Background: an optimization exercise with open tools, aiming at small area. Do not read the settings as production practice. Where RTL was checked, it was by simulation tests only, not by an equivalence proof against the original. Not every run is shown, and edits may drop behaviour that the tests do not exercise. Function not checked in run 2: the RTL went through the layout flow alone. Power figures rest on the tool's default switching activity, not on a simulated workload.

**design/flow/config.mk**
```make
export PLATFORM = sky130hd
export DESIGN_NAME = advanced_processor
export DESIGN_NICKNAME = advanced_processor
export VERILOG_FILES = /design/flow/design.v
export SDC_FILE = /design/flow/constraint.sdc
export NUM_CORES = 4
export LEC_CHECK = 0
export CAP_MARGIN = 20
export CORE_MARGIN = 2
export CORE_UTILIZATION = 40
export SLEW_MARGIN = 20
```
**design/flow/constraint.sdc**
```tcl
create_clock -name core_clock -period 6.0 [get_ports {clk}]
set_input_delay 1.2000 -clock core_clock [delete_from_list [all_inputs] [get_ports {clk}]]
set_output_delay 1.2000 -clock core_clock [all_outputs]
set_load 0.01 [all_outputs]
```
**design/flow/design.v**
```verilog
module advanced_processor (
    input wire clk,             
    input wire rst,             
    input wire [31:0] inst_in,  
    input wire [31:0] data_in,  
    output reg [31:0] data_out,  
    output wire [31:0] pc_out   
);
    parameter CACHE_SIZE = 16;        
    parameter INIT_PC = 32'h0000_0000;  
    reg [31:0] pc;                    
    reg [31:0] instruction_register;  
    reg [31:0] data_register;         
    reg [31:0] cache[CACHE_SIZE-1:0];  
    reg [31:0] cache_tags[CACHE_SIZE-1:0];  
    reg [CACHE_SIZE-1:0] cache_valid;  
    reg [1:0] branch_history_table [0:3];  
    reg branch_prediction;                 
    reg forwarding_enabled;                
    wire stall = 1'b0;                     
    reg [63:0] cycle_counter;              
    reg branch_mispredict_count;           
    reg [31:0] alu_result;                 
    reg alu_zero;                          
    wire [5:0] opcode = instruction_register[31:26];  
    wire [4:0] rs = instruction_register[25:21];      
    wire [4:0] rt = instruction_register[20:16];      
    wire [15:0] immediate = instruction_register[15:0];  
    wire [31:0] cache_index = pc % CACHE_SIZE;
    wire cache_hit = cache_valid[cache_index] && cache_tags[cache_index] == pc;
    assign pc_out = pc;
    always @(posedge clk) begin
        if (!rst && !stall && !cache_hit) begin
            cache[cache_index] <= inst_in;   
            cache_tags[cache_index] <= pc;   
        end
    end
    always @(posedge clk or posedge rst) begin
        if (rst) begin
            pc <= INIT_PC;
            cycle_counter <= 0;
            branch_mispredict_count <= 0;
            cache_valid <= {CACHE_SIZE{1'b0}};  
            instruction_register <= 32'b0;
            branch_prediction <= 1'b0;
            data_register <= 32'b0;
            data_out <= 32'b0;
            alu_result <= 32'b0;
        end else begin
            cycle_counter <= cycle_counter + 1;
            if (!stall) begin
                if (cache_hit) begin
                    instruction_register <= cache[cache_index];  
                end else begin
                    instruction_register <= inst_in;  
                    cache_valid[cache_index] <= 1'b1;  
                end
                pc <= pc + 4;  
            end
            case (opcode)
                6'b000000: begin  
                    alu_result <= rs + rt;
                end
                6'b000001: begin  
                    alu_result <= rs - rt;
                end
                6'b000010: begin  
                    if (rs == rt) begin
                        pc <= pc + immediate;  
                        branch_prediction <= 1'b1;  
                    end else begin
                        branch_prediction <= 1'b0;  
                    end
                end
                default: begin
                    alu_result <= 32'b0;  
                end
            endcase
            if (opcode == 6'b000010) begin
                if (branch_prediction != (rs == rt)) begin
                    branch_mispredict_count <= branch_mispredict_count + 1;
                    pc <= pc - 4;  
                end
            end
            if (opcode == 6'b000100) begin  
                data_register <= data_in;
            end else if (opcode == 6'b000101) begin  
                data_out <= data_register;
            end
        end
    end
endmodule
```
**design/flow/run.sh**
```bash
#!/bin/bash
# synth_recipe.tcl (not shown) runs the flow's synth.tcl, then flattens the netlist and writes it again
# the make line also repeats each setting of config.mk as NAME=value (left out here)
make -C /OpenROAD-flow-scripts/flow DESIGN_CONFIG=/design/flow/config.mk WORK_HOME=/design/flow/orfs CLKGATE_MAP_FILE= SYNTH_SCRIPT=/design/flow/synth_recipe.tcl finish
```
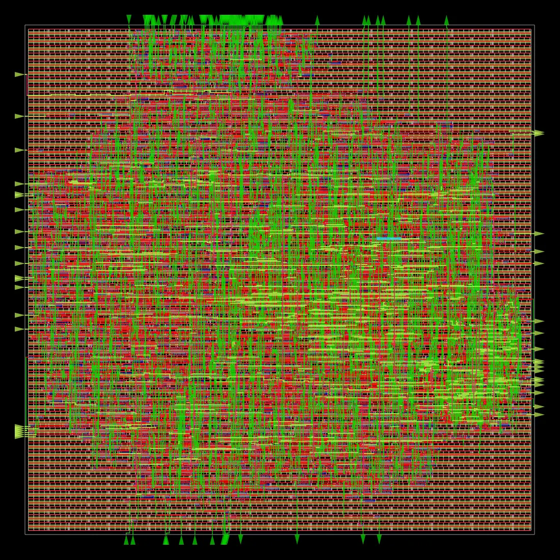
Run 1: signal routing as the flow saved it
Top Metal Used: met5
Wirelength per Cell: 28.1 µm
routed length on met2: 59.5 mm
GRT Util Overall: 19.9%
WL met1: 50.7 mm

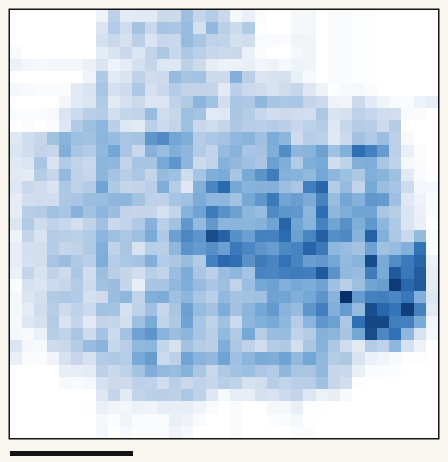
Run 1: wiring heat map
Bar = 100 µm. 35 x 35 tiles, from white (low) to dark blue (high), scaled to the fullest tile. Values are wire area over tile area, all layers added.
mean over tiles	0.16
densest ninth of the die	centre
nearly empty tiles	18%
tiles over half the peak	13%
emptiest ninth of the die	north-east
fullest tile	0.60
final wirelength: 121 mm
via count: 25100

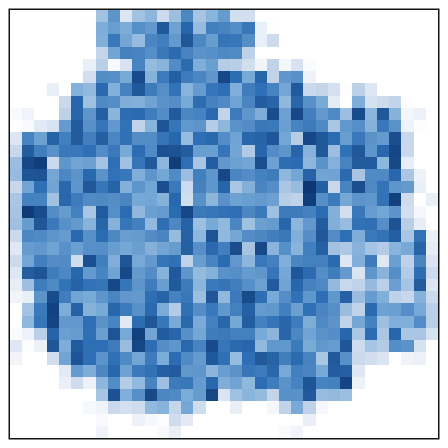
Run 1: placement density heat map
35 x 35 tiles, from white (low) to dark blue (high), 0 to 100% covered.
fullest tile	97%
mean over tiles	44%
tiles over 75% full	15%

==> out/results.txt, run 1 <==
Number of library cell types mapped by synthesis -> 73
Final hold violation count -> 0
Die X -> 348 µm
Power per Cell Area -> 316 nW/µm²
Switch Pwr -> 3850 µW
Achievable frequency -> 190 MHz
Area share of the largest cell type after synthesis -> 64.8%
M1 GR Usage -> 27.8%
Worst hold start -> cache_valid[13]$_DFFE_PP0N_
Count leader, synth -> edfxtp_1
Post-Syn Area -> 47400 µm²
Worst slew margin -> 27.7%
CTS tree -> yes
Leak Pwr -> 0.0181 µW
Crit path time final -> 5.27 ns
Most area-consuming cells after synthesis -> edfxtp_1 (65%), mux4_2 (12%), dfrtp_1 (7.7%)
Pin count of the biggest net entering global routing -> 66
Setup TNS -> 0 ns
Total CTS buffers -> 119
RSZ-0062 raised after global routing -> no
Fraction of layout cells with a size suffix above 1 -> 23.2%
Vias per std cell -> 5.82
Worst-case reg-to-reg path depth -> 11
VDD IR max -> 253 µV
Clock Pin Slew Worst Setup and Hold Paths -> 0.06 ns
Register-to-register setup slack -> 0.73 ns
Fin Hold WS -> 0.469 ns
Commonest cells post-synth -> edfxtp_1 (1024), mux4_2 (260), dfrtp_1 (145)
Post-route insts no fill -> 4307
Min setup slack post-route -> 0.732 ns
Post-CTS Resized -> 0
Total placed instance area -> 51100 µm²
I/O Pins -> 130
Clock network power share -> 41.7%
Synth Flop Type -> edfxtp_1
Sw Ratio -> 22.2%
XOR/XNOR share of the synthesized area -> 0.886%
Comb pwr -> 975 µW
Most used routing layer in global routing -> met2
Final Setup Violations -> 0
DRT antenna net count -> 0
Post-Synthesis Cells -> 2472
Status -> finished clean
Worst hold endpoint -> cache_valid[13]$_DFFE_PP0N_
Setup repair bufs after CTS -> 0
## run 1: how the worst max path moves through the flow
stage	start	to
floorplan	rst	cache[13][0]$_DFFE_PP_
CTS	pc[0]$_DFFE_PP0P_	cache_tags[12][23]$_DFFE_PP_
global route	pc[0]$_DFFE_PP0P_	cache_tags[9][17]$_DFFE_PP_
detailed placement	pc[0]$_DFFE_PP0P_	cache_tags[12][27]$_DFFE_PP_
global placement	pc[0]$_DFFE_PP0P_	cache_tags[15][7]$_DFFE_PP_
finish	pc[0]$_DFFE_PP0P_	cache_tags[12][23]$_DFFE_PP_
## run 1: per-stage QoR
step	util [%]	power (µW)
3_5_place_dp	43.4	10300
4_1_cts	46.6	17500
6_report	46.6	17400
5_1_grt	46.6	17900
3_3_place_gp	43.3	10200
2_1_floorplan	-	9770
## run 1: registers in the layout, summed over array words and instances (netlist names)
register and count:
pc 32, cache_tags 512, cache 512, branch_prediction 1, data_out 32, data_register 32, instruction_register 32, cache_valid 16
## run 1: cell type report
type / instances / area [µm²]
fill: 9700 / 62900
multi-input combinational: 1123 / 12400
clock inverter: 68 / 646
tap: 1536 / 1920
inverter: 38 / 150
timing repair buffer: 219 / 2200
sequential: 1169 / 34400
clock buffer: 154 / 3200
==> run 1 -> run 2 <==
==> design/flow/design.v (replaced) <==
module advanced_processor (
    input wire clk,             
    input wire rst,             
    input wire [31:0] inst_in,  
    input wire [31:0] data_in,  
    output reg [31:0] data_out,  
    output wire [31:0] pc_out   
);
    reg [31:0] pc;
    reg [16:0] ir;
    reg        bp;
    reg [31:0] dreg;
    reg [27:0] tag [0:15];
    reg [16:0] line [0:15];
    reg [15:0] valid;
    wire [3:0] idx = pc[3:0];
    reg [15:0] sel;
    reg [27:0] rtag;
    reg [16:0] rline;
    reg rvalid;
    integer j;
    always @* begin
        rtag = 28'b0; rline = 17'b0; rvalid = 1'b0;
        for (j = 0; j < 16; j = j + 1) begin
            sel[j] = idx == j;
            rtag = rtag | ({28{sel[j]}} & tag[j]);
            rline = rline | ({17{sel[j]}} & line[j]);
            rvalid = rvalid | (sel[j] & valid[j]);
        end
    end
    wire hit = rvalid && rtag == pc[31:4];
    wire [5:0] op = inst_in[31:26];
    wire in_beq = op == 6'd2 && inst_in[25:21] == inst_in[20:16];
    wire in_bne = op == 6'd2 && inst_in[25:21] != inst_in[20:16];
    wire [16:0] enc = in_beq ? {1'b1, inst_in[15:0]} :
                      {15'b0, in_bne || op == 6'd5, in_bne || op == 6'd4};
    wire [16:0] fetched = hit ? rline : enc;
    wire is_beq = ir[16];
    wire is_bne = !ir[16] && ir[1:0] == 2'b11;
    wire is_load = !ir[16] && ir[1:0] == 2'b01;
    wire is_store = !ir[16] && ir[1:0] == 2'b10;
    wire mispredict = (is_beq && !bp) || (is_bne && bp);
    wire [31:0] addend = mispredict ? 32'hffff_fffc :
                         is_beq ? {16'b0, ir[15:0]} : 32'd4;
    wire [31:0] npc = pc + addend;
    assign pc_out = pc;
    integer i;
    always @(posedge clk) begin
        for (i = 0; i < 16; i = i + 1)
            if (idx == i) begin
                line[i] <= fetched;
                tag[i] <= pc[31:4];
            end
    end
    always @(posedge clk or posedge rst) begin
        if (rst) begin
            pc <= 32'b0;
            ir <= 17'b0;
            bp <= 1'b0;
            dreg <= 32'b0;
            data_out <= 32'b0;
            valid <= 16'b0;
        end else begin
            valid[idx] <= 1'b1;
            ir <= fetched;
            pc <= npc;
            if (is_beq || is_bne) bp <= is_beq;
            if (is_load) dreg <= data_in;
            if (is_store) data_out <= dreg;
        end
    end
endmodule
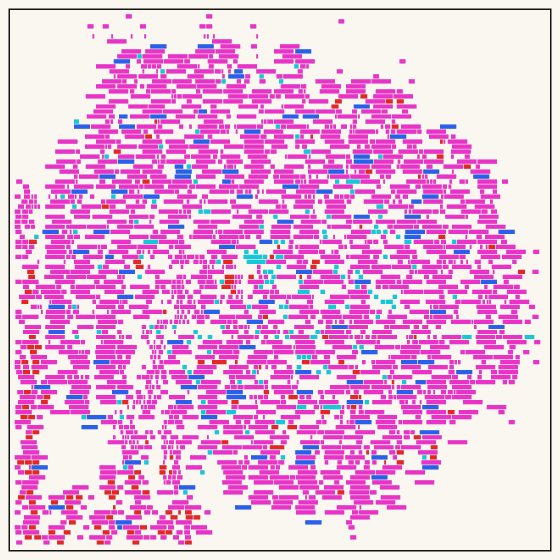
Run 2: cell sizes after repair
size	colour	cells	most used
x3 and x4	cyan	147	buf_4
x1 and smaller	magenta	1918	edfxtp_1
x2	red	139	mux2_2
x6 and larger	blue	107	clkbuf_16

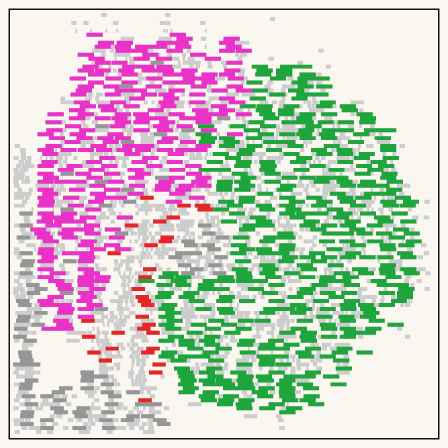
Run 2: register map, names as in the netlist
Other sequential cells in the stronger grey, the rest of the logic in the fainter grey.
netlist name	colour	flops
`line`	magenta	272
`pc`	red	32
`tag`	green	448

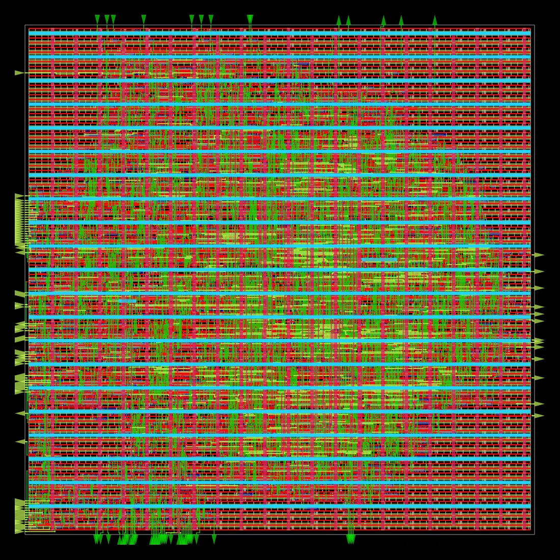
Run 2: the whole layout, all layers
I/O Pins: 130
Final Core Density: 47.4%
post-route insts no fill: 3391
Die X: 293 µm
Rows: 106

==> run 2 against run 1 <==
- setup slack improved by 0.18 ns
- first-iteration DRC count fell by 13%
- power fell by 25%
- flip-flop and latch count fell by 319
==> out/results.txt, run 2 <==
FILL cells -> 6987 (-28%)
Min setup slack post-route -> 0.915 ns (+0.183 ns)
Worst r2r src -> pc[1]$_DFF_PP0_
Crit path time final -> 5.09 ns (-0.183 ns)
Biggest register -> tag
DRT iter0 DRCs -> 2383
DRT antenna net count -> 0 (unchanged)
Clock network power share -> 41.3% (-0.4 points)
Clock Pin Slew Worst Setup and Hold Paths -> 0.06 ns (about the same)
HP Class -> flip-flop to flip-flop
Die area -> 85900 µm²
Count leader, synth -> edfxtp_1
Worst hold endpoint -> valid[5]$_DFF_PP0_
Crit. Startpoint -> pc[1]$_DFF_PP0_
Top flop regs -> tag: 448 flops, line: 272 flops
VDD IR max -> 209 µV (-17%)
Worst-case reg-to-reg path depth -> 15 (+4)
Total placed instance area -> 36600 µm² (-28%)
Switch Pwr -> 2820 µW (-27%)
Post-Synthesis Cells -> 2013 (-19%)
Total Power -> 13000 µW (-25%)
Power per Cell Area -> 329 nW/µm² (+4.2%)
RSZ-0062 raised after global routing -> no
Status -> finished clean
Commonest cells post-synth -> edfxtp_1 (720), a22oi_1 (130), dfrtp_1 (130)
Final hold violation count -> 0 (unchanged)
Worst slew margin -> 35.9% (+8.2 points)
Pin count of the biggest net entering global routing -> 71 (+7.6%)
Vias per std cell -> 5.95 (+2.3%)
Area share of the largest cell type after synthesis -> 64.7% (-0.16 points)
GRT Util Overall -> 22.0% (+2.0 points)
Achievable frequency -> 197 MHz (+3.6%)
Post-CTS Resized -> 0 (unchanged)
Max reg flops -> 448
Worst hold start -> valid[5]$_DFF_PP0_
Setup crit end -> line[9][4]$_DFFE_PN_
Total CTS buffers -> 88 (-26%)
Setup repair bufs after CTS -> 0 (unchanged)
Leak Pwr -> 0.0133 µW (-26%)
Worst-skew pair later-pin latency -> 0.65 ns
Fin Hold WS -> 0.462 ns (-0.00730 ns)
Synth Flop Type -> edfxtp_1
Post-Syn Area -> 33400 µm² (-30%)
Most area-consuming cells after synthesis -> edfxtp_1 (65%), dfrtp_1 (9.7%), mux2_2 (3.1%)
[run 2: layer usage]
| layer | vias to the layer above | track usage, % | part of all wire (%) |
|---|---|---|---|
| met5 | - | 0 | 0.027 |
| met4 | 4 | 8.52 | 4.0 |
| met3 | 206 | 4.84 | 8.6 |
| met2 | 1001 | 35.0 | 46 |
| met1 | 10400 | 29.4 | 41 |
| li1 | 8606 | - | - |
[run 2: cell families after synthesis]
logic type	share of synthesized area (%)
flip-flops	74.4
multiplexers	4.91
AND/OR/NAND/NOR	4.16
adder cells (fa/ha/maj)	1.41
AO/OA/AOI/OAI	11.8
XOR/XNOR	1.41
buffers and inverters	1.88
[run 2: layout make-up]
type                            count  area [µm²]  share of cell area, %
Clock buffer                      121        2450                   6.22
Inverter                           19        77.6                  0.197
Multi-Input combinational cell   1028        8050                   20.4
Clock inverter                     42         382                  0.968
Tap cell                         1080        1350                   3.43
Timing Repair Buffer              251        2220                   5.63
Sequential cell                   850       24900                   63.1
[run 2: power groups by stage]
stage / clock network (µW) / logic, µW / registers [µW]
global route: 5670 / 873 / 6830
floorplan: 0 / 325 / 6940
finish: 5360 / 818 / 6810
detailed placement: 0 / 818 / 6930
CTS: 5440 / 821 / 6810
global placement: 0 / 803 / 6920
==> run 2 -> run 3 <==
--- a/design/flow/design.v
+++ b/design/flow/design.v
@@ -10,5 +10,6 @@
     reg [16:0] ir;
     reg        bp;
-    reg [31:0] dreg;
+    reg [31:0] dreg;      
+    reg        dreg_zero;
     reg [27:0] tag [0:15];
     reg [16:0] line [0:15];
@@ -52,4 +53,5 @@
                 tag[i] <= pc[31:4];
             end
+        if (is_load) dreg <= data_in;
     end
     always @(posedge clk or posedge rst) begin
@@ -58,5 +60,5 @@
             ir <= 17'b0;
             bp <= 1'b0;
-            dreg <= 32'b0;
+            dreg_zero <= 1'b1;
             data_out <= 32'b0;
             valid <= 16'b0;
@@ -66,6 +68,6 @@
             pc <= npc;
             if (is_beq || is_bne) bp <= is_beq;
-            if (is_load) dreg <= data_in;
-            if (is_store) data_out <= dreg;
+            if (is_load) dreg_zero <= 1'b0;
+            if (is_store) data_out <= dreg_zero ? 32'b0 : dreg;
         end
     end
--- a/design/flow/config.mk
+++ b/design/flow/config.mk
@@ -9,3 +9,6 @@
 export CORE_MARGIN = 2
 export CORE_UTILIZATION = 40
+export CTS_BUF_LIST = sky130_fd_sc_hd__clkbuf_16
+export CTS_CLUSTER_DIAMETER = 80
+export CTS_CLUSTER_SIZE = 24
 export SLEW_MARGIN = 20
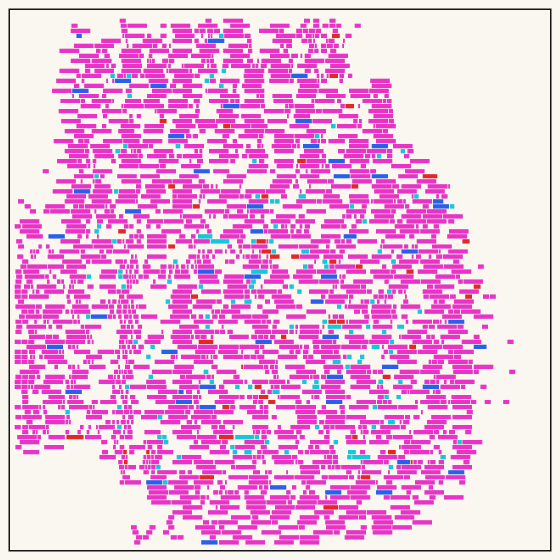
Run 3: cell sizes after repair
size	colour	cells	most used
x1 and smaller	magenta	2010	edfxtp_1
x3 and x4	cyan	123	buf_4
x2	red	46	mux2_2
x6 and larger	blue	51	clkbuf_16
final instance area: 37700 µm²
Layout area overhead: 13.1%
min setup slack post-route: 0.675 ns

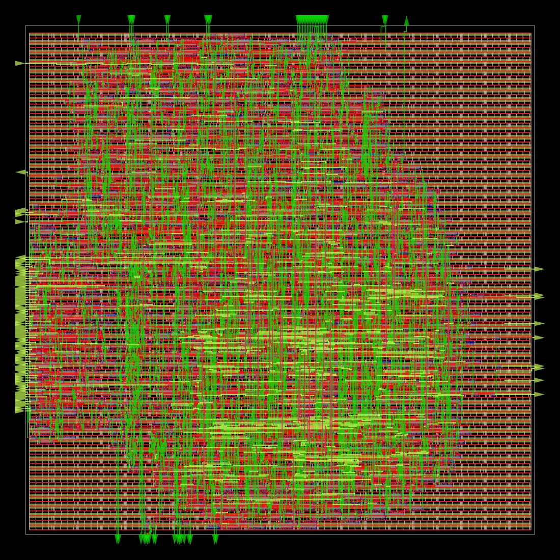
Run 3: signal routing as the flow saved it
WL met3: 7.98 mm
final wirelength: 94.0 mm
via count: 19800
GRT Util Overall: 21.6%

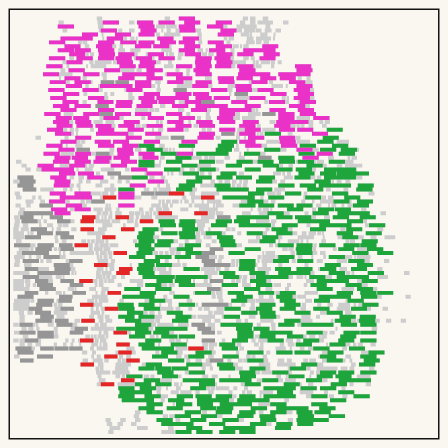
Run 3: register map, names as in the netlist
Other sequential cells in the stronger grey, the rest of the logic in the fainter grey.
netlist name	colour	flops
`tag`	green	448
`pc`	red	32
`line`	magenta	272

==> run 3 against run 2 <==
- via count fell by 1.7%
- flip-flop and latch count rose by 1
- sequential share of layout area rose by 3.3 points
- clock power fell by 41%
- design area fell by 4.3%
- routed wire length fell by 0.89%
- critical endpoint is now line[0][16]$_DFFE_PN_
==> out/results.txt, run 3 <==
Status -> finished clean
Worst-skew pair later-pin latency -> 0.62 ns (-0.03 ns)
Multi-input gate count -> 1045 (+1.7%)
Post-route insts no fill -> 3301 (-2.7%)
Power per Cell Area -> 279 nW/µm² (-15%)
Multi-input combinational area share -> 20.8% (+0.34 points)
Fraction of area in registers -> 66.5% (+3.3 points)
Die X -> 293 µm (-0.11%)
Sequential cells -> 851 (+0.12%)
Leading cell kind -> sequential cells
Achievable frequency -> 188 MHz (-4.5%)
Total CTS buffers -> 42 (-52%)
Clock Buffer Count -> 43 (-64%)
Main combinational cell family by area after synthesis -> compound AO/OA/AOI/OAI gates
Setup repair bufs after CTS -> 0 (unchanged)
DRT iter0 DRCs -> 2396 (+0.55%)
Total area of sequential cells -> 25100 µm² (+0.75%)
Worst slew margin -> 30.6% (-5.3 points)
Pin count of the biggest net entering global routing -> 68 (-4.2%)
Top flop regs -> tag: 448 flops, line: 272 flops
Most area-consuming cells after synthesis -> edfxtp_1 (68%), dfrtp_1 (7.4%), a22oi_1 (2.7%)
Area share of the largest cell type after synthesis -> 67.7% (+3.0 points)
DRT antenna net count -> 0 (unchanged)
Total placed instance area -> 36500 µm² (-0.36%)
HP Class -> flip-flop to flip-flop
Buffers excl. clock -> 235 (-6.4%)
Commonest cells post-synth -> edfxtp_1 (752), a22oi_1 (122), nand2_1 (108)
Vias per std cell -> 6.01 (+0.95%)
Routed length on met2 -> 44.3 mm (+0.48%)
Post-CTS Resized -> 0 (unchanged)
Fin Hold WS -> 0.468 ns (+0.00566 ns)
Clk tree area frac -> 3.28% (-3.9 points)
Max reg flops -> 448 (unchanged)
Footprint of the multi-input gates -> 7830 µm² (-2.7%)
M1 GR Usage -> 30.2% (+0.79 points)
XOR/XNOR share of the synthesized area -> 1.52% (+0.11 points)
Final Core Density -> 45.8% (-1.6 points)
Total Power -> 10500 µW (-19%)
Inverters -> 22 (+3)
RSZ-0062 raised after global routing -> no
Met3 GRT Util -> 3.96% (-0.88 points)
NonClk Buf Share -> 5.70% (+0.068 points)
Tapcells -> 1070 (-0.93%)
Adder-Cell Fraction of Synth Area -> 1.41% (+0.0030 points)
Met2 usage in global routing -> 34.7% (-0.35 points)
Post-Synthesis Cells -> 2037 (+1.2%)
I/O Pins -> 130 (unchanged)
Final hold violation count -> 0 (unchanged)
Biggest register -> tag
[run 3: changes by cell type after synthesis, sizes merged, moves of 21 or more]
cell,previous run,this run
mux2,100,28
o21ai,52,73
edfxtp,720,752
nand2b,7,42
nand2,74,108
dfrtp,130,98
[run 3: power breakdown]
| part | switching [µW] | internal [µW] | leakage [µW] |
|---|---|---|---|
| clock | 1820 | 1330 | 0.000691 |
| combinational | 362 | 285 | 0.00440 |
| sequential | 149 | 6590 | 0.00816 |
| total | 2330 | 8200 | 0.0133 |
[run 3: final timing paths]
path,from,end,slack (ns),cells past startpoint
worst max-delay path,pc[1]$_DFF_PP0_,line[0][16]$_DFFE_PN_,0.68,12
max in group asynchronous,rst,dreg_zero$_DFFE_PP1P_,3.90,3
worst min register to register,valid[13]$_DFF_PP0_,valid[13]$_DFF_PP0_,0.47,1
worst max register to register,pc[1]$_DFF_PP0_,line[0][16]$_DFFE_PN_,0.68,12
worst min-delay path,valid[13]$_DFF_PP0_,valid[13]$_DFF_PP0_,0.47,1
min in group asynchronous,rst,ir[15]$_DFF_PP0_,1.09,2

## what the ideal ports hide
How much do the figures lean on ideal ports? The routed layouts below were timed once more, with nothing changed but the port constraints.
Step 1 assumes that a clkbuf_16 drives the clock port and a buf_2 every other input.
Step 2 moves the port delays by t, midway between the first and last clock arrival at a register: inputs arrive t later, outputs are due t later. That takes back most of the time a late clock gives input paths.
Slacks: ideal / step 1 / step 2; pairs: ideal / step 1.
run | shift t [ns] | setup slack, ns | worst hold slack (ns) | worst setup path after step 2 | slew at the worst register clock pin (ns)
run 1 | 0.770 | 0.732 / 0.732 / 0.732 | 0.469 / 0.469 / 0.469 | register to register | 0.07 / 0.07
run 2 | 0.704 | 0.915 / 0.915 / 0.915 | 0.462 / 0.462 / 0.462 | register to register | 0.06 / 0.06
run 3 | 0.662 | 0.675 / 0.675 / 0.675 | 0.468 / 0.468 / 0.468 | register to register | 0.10 / 0.10
After both steps every run listed still meets setup and hold.
